Source: an optimization exercise on an open RTL-to-GDS flow (aim: small area, a short achievable clock period and few clock cycles). Production flows keep margins and buffers that such runs may drop. Only simulation tests tie the RTL to the original design; equivalence was not proved. Power figures rest on the tool's default switching activity, not on a simulated workload.

<file path="design/flow/design.v">
module csa64 (
    input  [63:0] x,
    input  [63:0] y,
    input  [63:0] z,
    output [63:0] s,
    output [63:0] c
);
    assign s = x ^ y ^ z;
    assign c = {(x[62:0] & y[62:0]) | (x[62:0] & z[62:0]) | (y[62:0] & z[62:0]), 1'b0};
endmodule
module rv32_muldiv_unit (
    input         clk,
    input         rst,
    input         valid,      
    input  [2:0]  op,         
    input         a_sgn,      
    input         b_sgn,      
    input  [31:0] a,
    input  [31:0] b,
    output        done,       
    output [31:0] result,     
    output [63:0] mul_s,      
    output [63:0] mul_c       
);
    wire [34:0] ma = {{3{a_sgn & a[31]}}, a};           
    wire [34:0] y  = {{2{b_sgn & b[31]}}, b, 1'b0};     
    wire [63:0] row [0:17];
    wire [16:0] negs;
    genvar gi;
    generate
        for (gi = 0; gi < 17; gi = gi + 1) begin : g_pp
            wire y2 = y[2*gi+2];
            wire y1 = y[2*gi+1];
            wire y0 = y[2*gi];
            wire one = y1 ^ y0;
            wire two = (y2 & ~y1 & ~y0) | (~y2 & y1 & y0);
            wire neg = y2 & ~(y1 & y0);
            wire [34:0] x = ({35{one}} & ma) | ({35{two}} & {ma[33:0], 1'b0});
            wire [34:0] r = x ^ {35{neg}};
            wire [34:0] rr = {~r[34], r[33:0]};
            assign negs[gi] = neg;
            if (gi == 0) begin : g0
                assign row[gi] = {29'd0, rr};
            end else if (2*gi + 35 <= 64) begin : gm
                assign row[gi] = {{(64-35-2*gi){1'b0}}, rr, {(2*gi){1'b0}}};
            end else begin : gh
                assign row[gi] = {rr[63-2*gi:0], {(2*gi){1'b0}}};
            end
        end
    endgenerate
    wire [63:0] negrow;
    generate
        for (gi = 0; gi < 64; gi = gi + 1) begin : g_neg
            if (gi < 34 && (gi % 2) == 0) begin : gn
                assign negrow[gi] = negs[gi/2];
            end else begin : gz
                assign negrow[gi] = 1'b0;
            end
        end
    endgenerate
    assign row[17] = 64'haaaaaaac00000000 | negrow;
    wire [63:0] l1 [0:11];
    wire [63:0] l2 [0:7];
    wire [63:0] l3 [0:5];
    wire [63:0] l4 [0:3];
    wire [63:0] l5 [0:2];
    wire [63:0] l6 [0:1];
    generate
        for (gi = 0; gi < 6; gi = gi + 1) begin : g_l1
            csa64 u (.x(row[3*gi]), .y(row[3*gi+1]), .z(row[3*gi+2]), .s(l1[2*gi]), .c(l1[2*gi+1]));
        end
        for (gi = 0; gi < 4; gi = gi + 1) begin : g_l2
            csa64 u (.x(l1[3*gi]), .y(l1[3*gi+1]), .z(l1[3*gi+2]), .s(l2[2*gi]), .c(l2[2*gi+1]));
        end
        for (gi = 0; gi < 2; gi = gi + 1) begin : g_l3
            csa64 u (.x(l2[3*gi]), .y(l2[3*gi+1]), .z(l2[3*gi+2]), .s(l3[2*gi]), .c(l3[2*gi+1]));
        end
    endgenerate
    assign l3[4] = l2[6];
    assign l3[5] = l2[7];
    generate
        for (gi = 0; gi < 2; gi = gi + 1) begin : g_l4
            csa64 u (.x(l3[3*gi]), .y(l3[3*gi+1]), .z(l3[3*gi+2]), .s(l4[2*gi]), .c(l4[2*gi+1]));
        end
    endgenerate
    csa64 u_l5 (.x(l4[0]), .y(l4[1]), .z(l4[2]), .s(l5[0]), .c(l5[1]));
    assign l5[2] = l4[3];
    csa64 u_l6 (.x(l5[0]), .y(l5[1]), .z(l5[2]), .s(l6[0]), .c(l6[1]));
    reg  [63:0] ms, mc;
    always @(posedge clk) begin
        ms <= l6[0];
        mc <= l6[1];
    end
    assign mul_s = ms;
    assign mul_c = mc;
    localparam [1:0] D_START = 2'd0, D_NORM = 2'd1, D_ITER = 2'd2;
    reg  [1:0]  dst;
    reg  [31:0] dr, dq, db;
    reg  [4:0]  dcnt;
    reg         qneg, rneg;
    wire        dsigned = ~op[0];
    wire        an = dsigned & a[31];
    wire        bn = dsigned & b[31];
    wire [31:0] ua = (a ^ {32{an}}) + {31'd0, an};
    wire [31:0] ub = (b ^ {32{bn}}) + {31'd0, bn};
    function [5:0] clz32(input [31:0] x);
        integer i;
        reg found;
        begin
            clz32 = 6'd32;
            found = 1'b0;
            for (i = 31; i >= 0; i = i - 1) begin
                if (!found && x[i]) begin
                    clz32 = 6'd31 - i[5:0];
                    found = 1'b1;
                end
            end
        end
    endfunction
    wire [5:0]  clz_r = clz32(dr);
    wire [5:0]  clz_b = clz32(db);
    wire [5:0]  dshift = clz_b - clz_r;
    wire        b_zero = (db == 32'd0);
    wire        r_small = (clz_b < clz_r);
    wire [32:0] ddiff = {1'b0, dr} - {1'b0, db};
    wire        dge = ~ddiff[32];
    wire        early   = (dst == D_NORM) & (b_zero | r_small);
    wire        last_it = (dst == D_ITER) & (dcnt == 5'd0);
    wire [31:0] q_fin = early ? {32{b_zero}} : {dq[30:0], dge};
    wire [31:0] r_fin = (last_it & dge) ? ddiff[31:0] : dr;
    wire [31:0] q_fix = (q_fin ^ {32{qneg}}) + {31'd0, qneg};
    wire [31:0] r_fix = (r_fin ^ {32{rneg}}) + {31'd0, rneg};
    wire div_done = valid & op[2] & (early | last_it);
    wire [31:0] div_res = op[1] ? r_fix : q_fix;
    always @(posedge clk) begin
        if (rst) begin
            dst <= D_START;
        end else if (valid & op[2]) begin
            case (dst)
                D_START: dst <= D_NORM;
                D_NORM:  dst <= (b_zero | r_small) ? D_START : D_ITER;
                default: if (dcnt == 5'd0) dst <= D_START;
            endcase
        end
    end
    always @(posedge clk) begin
        case (dst)
            D_START: begin
                dr   <= ua;
                db   <= ub;
                qneg <= dsigned & (a[31] ^ b[31]) & (b != 32'd0);
                rneg <= an;
            end
            D_NORM: begin
                dq   <= 32'd0;
                db   <= db << dshift[4:0];
                dcnt <= dshift[4:0];
            end
            default: begin
                if (dge) dr <= ddiff[31:0];
                dq   <= {dq[30:0], dge};
                db   <= {1'b0, db[31:1]};
                dcnt <= dcnt - 5'd1;
            end
        endcase
    end
    assign done   = div_done;
    assign result = div_res;
endmodule
module rv32im_core (
    input         clk,
    input         rst,
    output        imem_en,
    output [7:0]  imem_addr,
    input  [31:0] imem_rdata,
    output        dmem_en,
    output        dmem_we,
    output [3:0]  dmem_wmask,
    output [7:0]  dmem_addr,
    output [31:0] dmem_wdata,
    input  [31:0] dmem_rdata,
    output        ebreak_pulse,
    output        ecall_pulse
);
    reg  [31:0] pc_f;
    reg         f2_valid, f2_bp;
    reg  [31:0] pc_f2;
    reg         d_valid, d_bp;
    reg  [31:0] pc_d;
    reg  [31:0] ir_q;
    reg  [31:1] rs1_oh, rs2_oh;   
    reg  [31:0] e_pc, e_a, e_b, e_imm;
    reg  [4:0]  e_rd;
    reg         e_wen;
    reg  [2:0]  e_f3;           
    reg         e_sub, e_sra, e_use_imm, e_pred;
    reg  [1:0]  e_rsel;         
    reg         e_branch, e_jalr, e_load, e_store, e_md, e_ecall, e_ebreak;
    reg         e_a_sgn, e_b_sgn;
    reg  [1:0]  e_msize;
    reg         e_muns;
    reg  [31:0] m_res, m_sdata;
    reg  [4:0]  m_rd;
    reg         m_wen, m_load, m_store, m_ecall, m_ebreak, m_mul, m_mulhi;
    reg  [1:0]  m_msize;
    reg         m_muns;
    reg  [31:0] w_res;
    reg  [4:0]  w_rd;
    reg         w_wen, w_load;
    reg  [1:0]  w_msize;
    reg         w_muns;
    reg  [31:0] x_data;
    reg  [4:0]  x_rd;
    reg         x_wen;
    reg  [31:0] rf [1:31];
    reg  [31:1] rf_valid;
    always @(posedge clk) begin
        if (x_wen) rf[x_rd] <= x_data;
    end
    always @(posedge clk) begin
        if (rst)        rf_valid <= 31'd0;
        else if (x_wen) rf_valid[x_rd] <= 1'b1;
    end
    wire [1:0]  w_off = w_res[1:0];
    wire [7:0]  w_byte = w_off[1] ? (w_off[0] ? dmem_rdata[31:24] : dmem_rdata[23:16])
                                  : (w_off[0] ? dmem_rdata[15:8]  : dmem_rdata[7:0]);
    wire [15:0] w_half = w_off[1] ? dmem_rdata[31:16] : dmem_rdata[15:0];
    wire [31:0] w_ldata = (w_msize == 2'd0) ? {{24{~w_muns & w_byte[7]}}, w_byte} :
                          (w_msize == 2'd1) ? {{16{~w_muns & w_half[15]}}, w_half} :
                                              dmem_rdata;
    wire [31:0] w_val = w_load ? w_ldata : w_res;
    wire [31:0] inst = ir_q;
    wire [6:0]  opc  = inst[6:0];
    wire [2:0]  f3   = inst[14:12];
    wire [4:0]  rs1  = inst[19:15];
    wire [4:0]  rs2  = inst[24:20];
    wire [4:0]  rd   = inst[11:7];
    wire op_lui    = (opc == 7'b0110111);
    wire op_auipc  = (opc == 7'b0010111);
    wire op_jal    = (opc == 7'b1101111);
    wire op_jalr   = (opc == 7'b1100111);
    wire op_branch = (opc == 7'b1100011);
    wire op_load   = (opc == 7'b0000011);
    wire op_store  = (opc == 7'b0100011);
    wire op_imm    = (opc == 7'b0010011);
    wire op_reg    = (opc == 7'b0110011);
    wire op_system = (opc == 7'b1110011);
    wire is_md     = op_reg & (inst[31:25] == 7'b0000001);
    wire d_wen    = (op_lui | op_auipc | op_jal | op_jalr | op_load | op_imm | op_reg) & (rd != 5'd0);
    wire uses_rs1 = ~(op_lui | op_auipc | op_jal);
    wire uses_rs2 = op_reg | op_store | op_branch;
    wire [31:0] imm_i = {{21{inst[31]}}, inst[30:20]};
    wire [31:0] imm_s = {{21{inst[31]}}, inst[30:25], inst[11:7]};
    wire [31:0] imm_b = {{20{inst[31]}}, inst[7], inst[30:25], inst[11:8], 1'b0};
    wire [31:0] imm_u = {inst[31:12], 12'b0};
    wire [31:0] imm_j = {{12{inst[31]}}, inst[19:12], inst[20], inst[30:21], 1'b0};
    wire [31:0] d_imm = op_store ? imm_s :
                        op_branch ? imm_b :
                        (op_lui | op_auipc) ? imm_u :
                        op_jal ? imm_j : imm_i;
    wire [2:0] d_f3 = (op_reg | op_imm | op_branch) ? f3 : 3'b000;
    wire       d_sub = (op_reg & (f3 == 3'b000) & inst[30]) |
                       ((op_reg | op_imm) & (f3[2:1] == 2'b01)) | op_branch;
    wire       d_sra = inst[30];
    wire       d_use_imm = ~(op_reg | op_branch);
    wire [1:0] d_rsel = op_lui ? 2'd1 : op_auipc ? 2'd2 : (op_jal | op_jalr) ? 2'd3 : 2'd0;
    wire        d_pred   = op_jal | (op_branch & inst[31]);
    wire [31:0] d_target = pc_d + (op_jal ? imm_j : imm_b);
    wire        bp_ok    = d_pred & (pc_f2 == d_target);
    wire [31:0] d_rtarget = d_pred ? d_target : pc_d + 32'd4;
    wire [31:0] e_res;         
    wire        e_stall;       
    wire        redirect_e;
    wire [31:0] target_e;
    wire [31:0] md_result;
    wire [31:0] m_val;         
    reg  [31:0] rf1, rf2;
    integer ri;
    always @(*) begin
        rf1 = 32'd0;
        rf2 = 32'd0;
        for (ri = 1; ri < 32; ri = ri + 1) begin
            rf1 = rf1 | (rf[ri] & {32{rs1_oh[ri] & rf_valid[ri]}});
            rf2 = rf2 | (rf[ri] & {32{rs2_oh[ri] & rf_valid[ri]}});
        end
    end
    wire fe1 = e_wen & (e_rd == rs1);
    wire fm1 = m_wen & (m_rd == rs1);
    wire fw1 = w_wen & (w_rd == rs1);
    wire fx1 = x_wen & (x_rd == rs1);
    wire fe2 = e_wen & (e_rd == rs2);
    wire fm2 = m_wen & (m_rd == rs2);
    wire fw2 = w_wen & (w_rd == rs2);
    wire fx2 = x_wen & (x_rd == rs2);
    wire [31:0] d_a = fe1 ? e_res : fm1 ? m_val : fw1 ? w_val : fx1 ? x_data : rf1;
    wire [31:0] d_b = fe2 ? e_res : fm2 ? m_val : fw2 ? w_val : fx2 ? x_data : rf2;
    wire e_late = e_load | e_md;
    wire hz = d_valid & (
              (e_late & e_wen & ((uses_rs1 & (e_rd == rs1)) | (uses_rs2 & (e_rd == rs2)))) |
              (m_load & m_wen & ((uses_rs1 & (m_rd == rs1)) | (uses_rs2 & (m_rd == rs2)))));
    wire d_stall = e_stall | hz;
    wire skip;
    wire redirect_d = d_valid & ~skip & (d_bp ? ~bp_ok : d_pred);
    reg  [3:0]  bt_v;
    reg  [7:0]  bt_tag [0:3];
    reg  [7:0]  bt_tgt [0:3];
    reg  [1:0]  bt_ptr;
    wire [3:0]  bt_hit_i;
    reg  [7:0]  bt_sel;
    integer bi;
    genvar gb;
    generate
        for (gb = 0; gb < 4; gb = gb + 1) begin : g_bt
            assign bt_hit_i[gb] = bt_v[gb] & (bt_tag[gb] == pc_f[9:2]);
        end
    endgenerate
    always @(*) begin
        bt_sel = 8'd0;
        for (bi = 0; bi < 4; bi = bi + 1)
            bt_sel = bt_sel | (bt_tgt[bi] & {8{bt_hit_i[bi]}});
    end
    wire bt_hit = |bt_hit_i;
    wire bt_alloc = d_valid & ~d_bp & d_pred & ~d_stall & ~redirect_e & ~skip;
    always @(posedge clk) begin
        if (rst) begin
            bt_v   <= 4'd0;
            bt_ptr <= 2'd0;
        end else if (bt_alloc) begin
            bt_v[bt_ptr] <= 1'b1;
            bt_ptr       <= bt_ptr + 2'd1;
        end
    end
    always @(posedge clk) begin
        if (bt_alloc) begin
            bt_tag[bt_ptr] <= pc_d[9:2];
            bt_tgt[bt_ptr] <= d_target[9:2];
        end
    end
    assign imem_en   = ~d_stall;
    assign imem_addr = pc_f[9:2];
    always @(posedge clk) begin
        if (rst) begin
            pc_f     <= 32'd0;
            f2_valid <= 1'b0;
            d_valid  <= 1'b0;
        end else if (redirect_e) begin
            pc_f     <= target_e;
            f2_valid <= 1'b0;
            d_valid  <= 1'b0;
        end else if (!d_stall) begin
            pc_f     <= redirect_d ? d_rtarget :
                        bt_hit ? {pc_f[31:10], bt_sel, 2'b00} : pc_f + 32'd4;
            f2_valid <= ~redirect_d;
            d_valid  <= f2_valid & ~redirect_d & ~skip2;
        end
    end
    always @(posedge clk) begin
        if (!d_stall) begin
            pc_f2 <= pc_f;
            pc_d  <= pc_f2;
            ir_q  <= imem_rdata;
            for (ri = 1; ri < 32; ri = ri + 1) begin
                rs1_oh[ri] <= (imem_rdata[19:15] == ri);
                rs2_oh[ri] <= (imem_rdata[24:20] == ri);
            end
            f2_bp <= bt_hit;
            d_bp  <= f2_bp;
        end
    end
    wire d_go = d_valid & ~hz & ~redirect_e & ~skip;
    always @(posedge clk) begin
        if (rst) begin
            e_wen <= 1'b0; e_branch <= 1'b0; e_jalr <= 1'b0;
            e_load <= 1'b0; e_store <= 1'b0; e_md <= 1'b0; e_ecall <= 1'b0; e_ebreak <= 1'b0;
        end else if (!e_stall) begin
            e_wen    <= d_go & d_wen;
            e_branch <= d_go & op_branch;
            e_jalr   <= d_go & op_jalr;
            e_load   <= d_go & op_load;
            e_store  <= d_go & op_store;
            e_md     <= d_go & is_md;
            e_ecall  <= d_go & op_system & (f3 == 3'b000) & (inst[31:20] == 12'h000);
            e_ebreak <= d_go & op_system & (f3 == 3'b000) & (inst[31:20] == 12'h001);
        end
    end
    always @(posedge clk) begin
        if (!e_stall) begin
            e_a     <= d_a;
            e_b     <= d_b;
            e_rd    <= rd;
            e_f3    <= d_f3;
            e_a_sgn <= (f3[1:0] == 2'b01) | (f3[1:0] == 2'b10);
            e_b_sgn <= (f3[1:0] == 2'b01);
        end
    end
    always @(posedge clk) begin
        e_pc      <= pc_d;
        e_imm     <= d_imm;
        e_sub     <= d_sub;
        e_sra     <= d_sra;
        e_use_imm <= d_use_imm;
        e_rsel    <= d_rsel;
        e_pred    <= d_pred;
        e_msize   <= f3[1:0];
        e_muns    <= f3[2];
    end
    wire [31:0] opb   = e_use_imm ? e_imm : e_b;
    wire [32:0] sum33 = {1'b0, e_a} + {1'b0, opb ^ {32{e_sub}}} + {32'd0, e_sub};
    wire [31:0] sum   = sum33[31:0];
    wire        ltu   = ~sum33[32];
    wire        lt    = (e_a[31] ^ opb[31]) ? e_a[31] : sum[31];
    wire        eq    = (e_a == e_b);
    wire [4:0]  shamt = opb[4:0];
    wire        shl   = (e_f3 == 3'b001);
    reg  [31:0] sh_in_rev, sh_out_rev;
    integer k;
    always @(*) begin
        for (k = 0; k < 32; k = k + 1) sh_in_rev[k] = e_a[31 - k];
    end
    wire [31:0] sh_in  = shl ? sh_in_rev : e_a;
    wire [32:0] sh_r33 = $signed({e_sra & ~shl & e_a[31], sh_in}) >>> shamt;
    wire [31:0] sh_r   = sh_r33[31:0];
    always @(*) begin
        for (k = 0; k < 32; k = k + 1) sh_out_rev[k] = sh_r[31 - k];
    end
    wire [31:0] sh_res = shl ? sh_out_rev : sh_r;
    reg [31:0] alu;
    always @(*) begin
        case (e_f3)
            3'b000: alu = sum;
            3'b001: alu = sh_res;
            3'b010: alu = {31'd0, lt};
            3'b011: alu = {31'd0, ltu};
            3'b100: alu = e_a ^ opb;
            3'b101: alu = sh_res;
            3'b110: alu = e_a | opb;
            default: alu = e_a & opb;
        endcase
    end
    wire [31:0] pc_imm = e_pc + e_imm;
    wire [31:0] pc_4   = e_pc + 32'd4;
    assign e_res = (e_rsel == 2'd0) ? alu :
                   (e_rsel == 2'd1) ? e_imm :
                   (e_rsel == 2'd2) ? pc_imm : pc_4;
    reg cond;
    always @(*) begin
        case (e_f3)
            3'b000: cond = eq;
            3'b001: cond = ~eq;
            3'b100: cond = lt;
            3'b101: cond = ~lt;
            3'b110: cond = ltu;
            3'b111: cond = ~ltu;
            default: cond = 1'b0;
        endcase
    end
    wire skip_ok = e_branch & ~e_pred & cond & d_valid & ~d_bp & ~hz;
    wire skip1   = skip_ok & (e_imm == 32'd8);
    wire skip2   = skip_ok & (e_imm == 32'd12) & f2_valid & ~f2_bp;
    assign skip  = skip1 | skip2;
    assign redirect_e = (e_branch & (cond ^ e_pred) & ~skip) | e_jalr;
    assign target_e   = e_jalr ? {sum[31:1], 1'b0} : cond ? pc_imm : pc_4;
    wire md_done;
    wire [63:0] mul_s, mul_c;
    rv32_muldiv_unit u_md (
        .clk   (clk),
        .rst   (rst),
        .valid (e_md),
        .op    (e_f3),
        .a_sgn (e_a_sgn),
        .b_sgn (e_b_sgn),
        .a     (e_a),
        .b     (e_b),
        .done  (md_done),
        .result(md_result),
        .mul_s (mul_s),
        .mul_c (mul_c)
    );
    assign e_stall = e_md & e_f3[2] & ~md_done;
    always @(posedge clk) begin
        if (rst || e_stall) begin
            m_wen <= 1'b0; m_load <= 1'b0; m_store <= 1'b0; m_ecall <= 1'b0; m_ebreak <= 1'b0;
            m_mul <= 1'b0;
        end else begin
            m_mul    <= e_md & ~e_f3[2];
            m_wen    <= e_wen;
            m_load   <= e_load;
            m_store  <= e_store;
            m_ecall  <= e_ecall;
            m_ebreak <= e_ebreak;
        end
    end
    always @(posedge clk) begin
        m_res   <= e_md ? md_result : e_res;
        m_mulhi <= (e_f3[1:0] != 2'b00);
        m_sdata <= e_b;
        m_rd    <= e_rd;
        m_msize <= e_msize;
        m_muns  <= e_muns;
    end
    assign dmem_en    = m_load | m_store;
    assign dmem_we    = m_store;
    assign dmem_addr  = m_res[9:2];
    assign dmem_wdata = (m_msize == 2'd0) ? {4{m_sdata[7:0]}} :
                        (m_msize == 2'd1) ? {2{m_sdata[15:0]}} : m_sdata;
    assign dmem_wmask = (m_msize == 2'd0) ? (4'b0001 << m_res[1:0]) :
                        (m_msize == 2'd1) ? (m_res[1] ? 4'b1100 : 4'b0011) : 4'b1111;
    wire [63:0] m_prod = mul_s + mul_c;
    assign m_val = m_mul ? (m_mulhi ? m_prod[63:32] : m_prod[31:0]) : m_res;
    assign ebreak_pulse = m_ebreak;
    assign ecall_pulse  = m_ecall;
    always @(posedge clk) begin
        if (rst) begin
            w_wen  <= 1'b0;
            w_load <= 1'b0;
            x_wen  <= 1'b0;
        end else begin
            w_wen  <= m_wen;
            w_load <= m_load;
            x_wen  <= w_wen;
        end
    end
    always @(posedge clk) begin
        w_res   <= m_val;
        w_rd    <= m_rd;
        w_msize <= m_msize;
        w_muns  <= m_muns;
        x_data  <= w_val;
        x_rd    <= w_rd;
    end
endmodule
</file>
<file path="design/flow/run.sh">
#!/bin/bash
# synth_recipe.tcl (not shown) runs the flow's synth.tcl, then flattens the netlist and writes it again
# the make line also repeats each setting of config.mk as NAME=value (left out here)
make -C /OpenROAD-flow-scripts/flow DESIGN_CONFIG=/design/flow/config.mk WORK_HOME=/design/flow/orfs CLKGATE_MAP_FILE= SYNTH_SCRIPT=/design/flow/synth_recipe.tcl finish
</file>
<file path="design/flow/config.mk">
export PLATFORM = sky130hd
export DESIGN_NAME = rv32im_core
export DESIGN_NICKNAME = rv32im_core
export VERILOG_FILES = /design/flow/design.v
export SDC_FILE = /design/flow/constraint.sdc
export NUM_CORES = 4
export LEC_CHECK = 0
export CAP_MARGIN = 25
export CORE_MARGIN = 2
export CORE_UTILIZATION = 50
export PLACE_DENSITY = 0.6
export SETUP_SLACK_MARGIN = 4
export SLEW_MARGIN = 20
</file>
<file path="design/flow/constraint.sdc">
create_clock -name core_clock -period 11.0 [get_ports {clk}]
set_input_delay 2.2000 -clock core_clock [delete_from_list [all_inputs] [get_ports {clk}]]
set_output_delay 2.2000 -clock core_clock [all_outputs]
set_load 0.01 [all_outputs]
</file>
==> impl_metrics.csv <==
group,metric,value,unit
cells_and_area,areaGrowthSynthToFinish,10.2,%
route,wl_met1,212000,um
synth,synth_area_leaders,"edfxtp_1 (33%), fa_1 (7.8%), dfxtp_1 (7.6%), a22oi_1 (6.1%), xnor2_1 (4.8%)",
floorplan,rows,182,
worst_setup_path,reg2reg_depth,23,
synth,yosysWarnings,2,
clock_tree,cts_setup_buffers,21,
power_and_ir_drop,leakage,0.0507,uW
cells_and_area,sh_seq_area,0.367,
sta,worstMarginPinSlew,1.25,ns
power_and_ir_drop,pwr-share-comb,0.060,
job,drv_cap,0,
cells_and_area,fillerInstances,21500,
worst_setup_path,start_kind,"flop",
route,route.met2.wl,246000,um
cells_and_area,final-clk-cell-share,0.0518,
route,dr.max_layer_used,"met5",
power_and_ir_drop,pwr-share-seq,0.485,
synth,ys.flop_type,"edfxtp_1",
floorplan,ioPinCount,123,
synth,synthXorXnorAreaFrac,0.0768,
clock_tree,cts.sinks,1828,
clock_tree,hold_buffers,0,
worst_setup_path,r2r_slack,4.27,ns
worst_setup_path,critPathTopFamily,"simple AND/OR/NAND/NOR gates",
route,drt_iter0_markers,20600,
cells_and_area,n_all_buffers,535,
synth,synth_enable_flop_cells,1360,
synth,yosys.area_share.simple,0.106,
cells_and_area,final_nets,13000,
clock_tree,clk_latency,0.99,ns
cells_and_area,regArea,50200,um2
sta,period_needed,7.03,ns
global_route,antenna_found_initial,35,
synth,synth_top_area_share,0.329,
sta,tns,0,ns
route,drtPass1Iterations,14,
cells_and_area,mostFrequentLayoutCell,"edfxtp_1",
clock_tree,cts_buffers,199,
synth,synth_compound_area_frac,0.201,
cells_and_area,inv_count,744,
synth,synth_area,124000,um2
power_and_ir_drop,clk-power,7280,uW
synth,ys_types,110,
power_and_ir_drop,powerSeq,7760,uW
power_and_ir_drop,swShare,0.252,
route,routedWlPerCell,38.8,um
cells_and_area,largest_register_ffs,992,
clock_tree,clk_path_buf_depth,3,
synth,yosys-top-cells-count,"edfxtp_1 (1,360), a22oi_1 (1,000), clkbuf_1 (813)",
synth,syn_inst,12200,
cells_and_area,clkbuf_count,259,
status,status,"no timing/DRC/antenna violations",
floorplan,die_y,502,um
global_route,grt_pass1_wl,827000,um
worst_setup_path,path_max_fanout,3,
global_route,grt_pass1_vias,107000,
cells_and_area,multi_input_area,67900,um2
clock_tree,ctsResizeCount,30,
clock_tree,htree_levels,4,
floorplan,coreArea,246000,um2
sta,relSlewSlack,0.165,
Testbench counts, summed over its fixed seeds: cycles 149,493.
[through the flow]
step | total power, uW | hold slack, ns | instance area [um2] | util | cells
global placement | 8780 | 0.311 | 129000 | 0.523 | 15000
finish | 16000 | 0.327 | 137000 | 0.555 | 15500
CTS | 15900 | 0.326 | 136000 | 0.553 | 15400
detailed placement | 8790 | 0.313 | 129000 | 0.523 | 15000
floorplan | 8290 | 0.310 | 124000 | - | 12200
global route | 16300 | 0.335 | 137000 | 0.555 | 15400
[worst max path at each step]
stage	endpoint	slack (ns)	depth (start not counted)	startpoint
floorplan	imem_en	3.53	18	u_md.db[23]$_DFF_P_
global placement	imem_en	2.89	21	u_md.dr[27]$_DFFE_PP_
detailed placement	imem_en	2.89	21	u_md.dr[27]$_DFFE_PP_
CTS	imem_en	3.94	20	u_md.db[22]$_DFF_P_
global route	imem_en	3.81	21	u_md.dr[25]$_DFFE_PP_
finish	imem_en	3.97	21	u_md.dr[25]$_DFFE_PP_
[per-layer routing]
metal | vias to the layer above | GRT usage
li1 | 44800 | -
met1 | 54500 | 0.579
met2 | 10100 | 0.660
met3 | 2743 | 0.167
met4 | 20 | 0.339
met5 | - | 0.000965
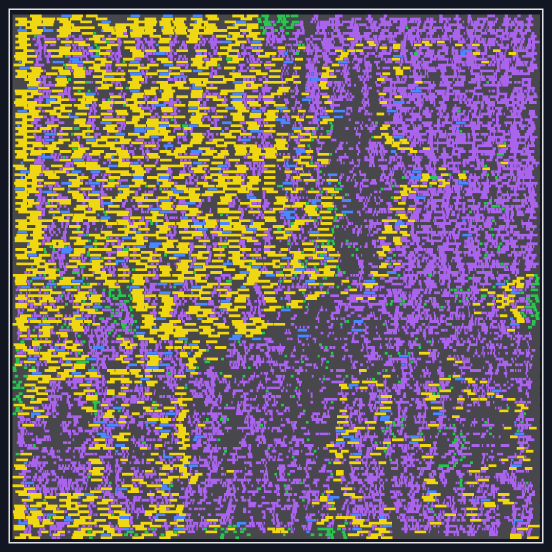
*Placement by cell class*
Fill, decap, tap and diode cells in grey.
| class | colour | cells |
|---|---|---|
| clock drivers and dummy loads | blue | 378 |
| flip-flops | yellow | 1,828 |
| other buffers and delay cells | green | 535 |
| all other logic | purple | 9,390 |

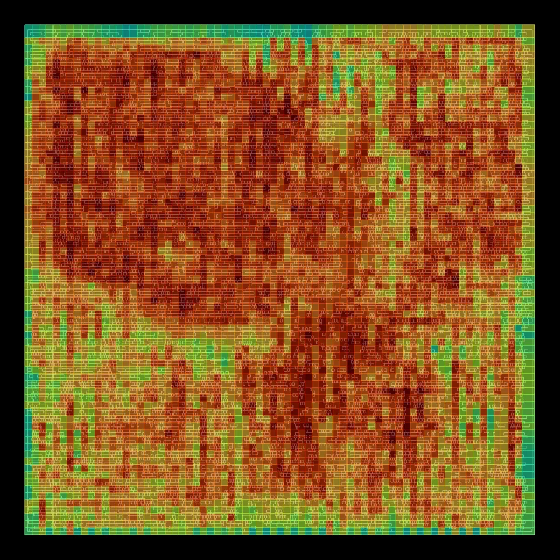
*Congestion heat map*
Final Util: 0.555
GR met1 Demand/Resource: 0.579
grt met3 use: 0.167
gr usage total: 0.464
GR peak layer: met2

-- what the ideal ports hide --
How much do the figures lean on ideal ports? The routed layout below was timed once more, with nothing changed but the port constraints.
Step 1, drivers: a clkbuf_16 drives clk and a buf_2 each remaining input, both assumed.
Step 2, shift: input delay + t, output delay - t, t = (earliest + latest rising clock arrival at the registers) / 2. This alone moves slack from input paths to output paths.
a / b / c = ideal / step 1 / step 2; a / b = the first two.
shift t [ns]: 1.017
setup slack, ns: 3.967 / 3.858 / 4.273
hold slack, ns: 0.327 / 0.327 / 0.327
worst setup path at the end: register to register
worst register clock-pin slew, ns: 0.09 / 0.09
After both steps setup and hold are still met in this run. For this run, drivers alone change the setup slack by -0.109 ns; drivers and shift together by +0.306 ns.
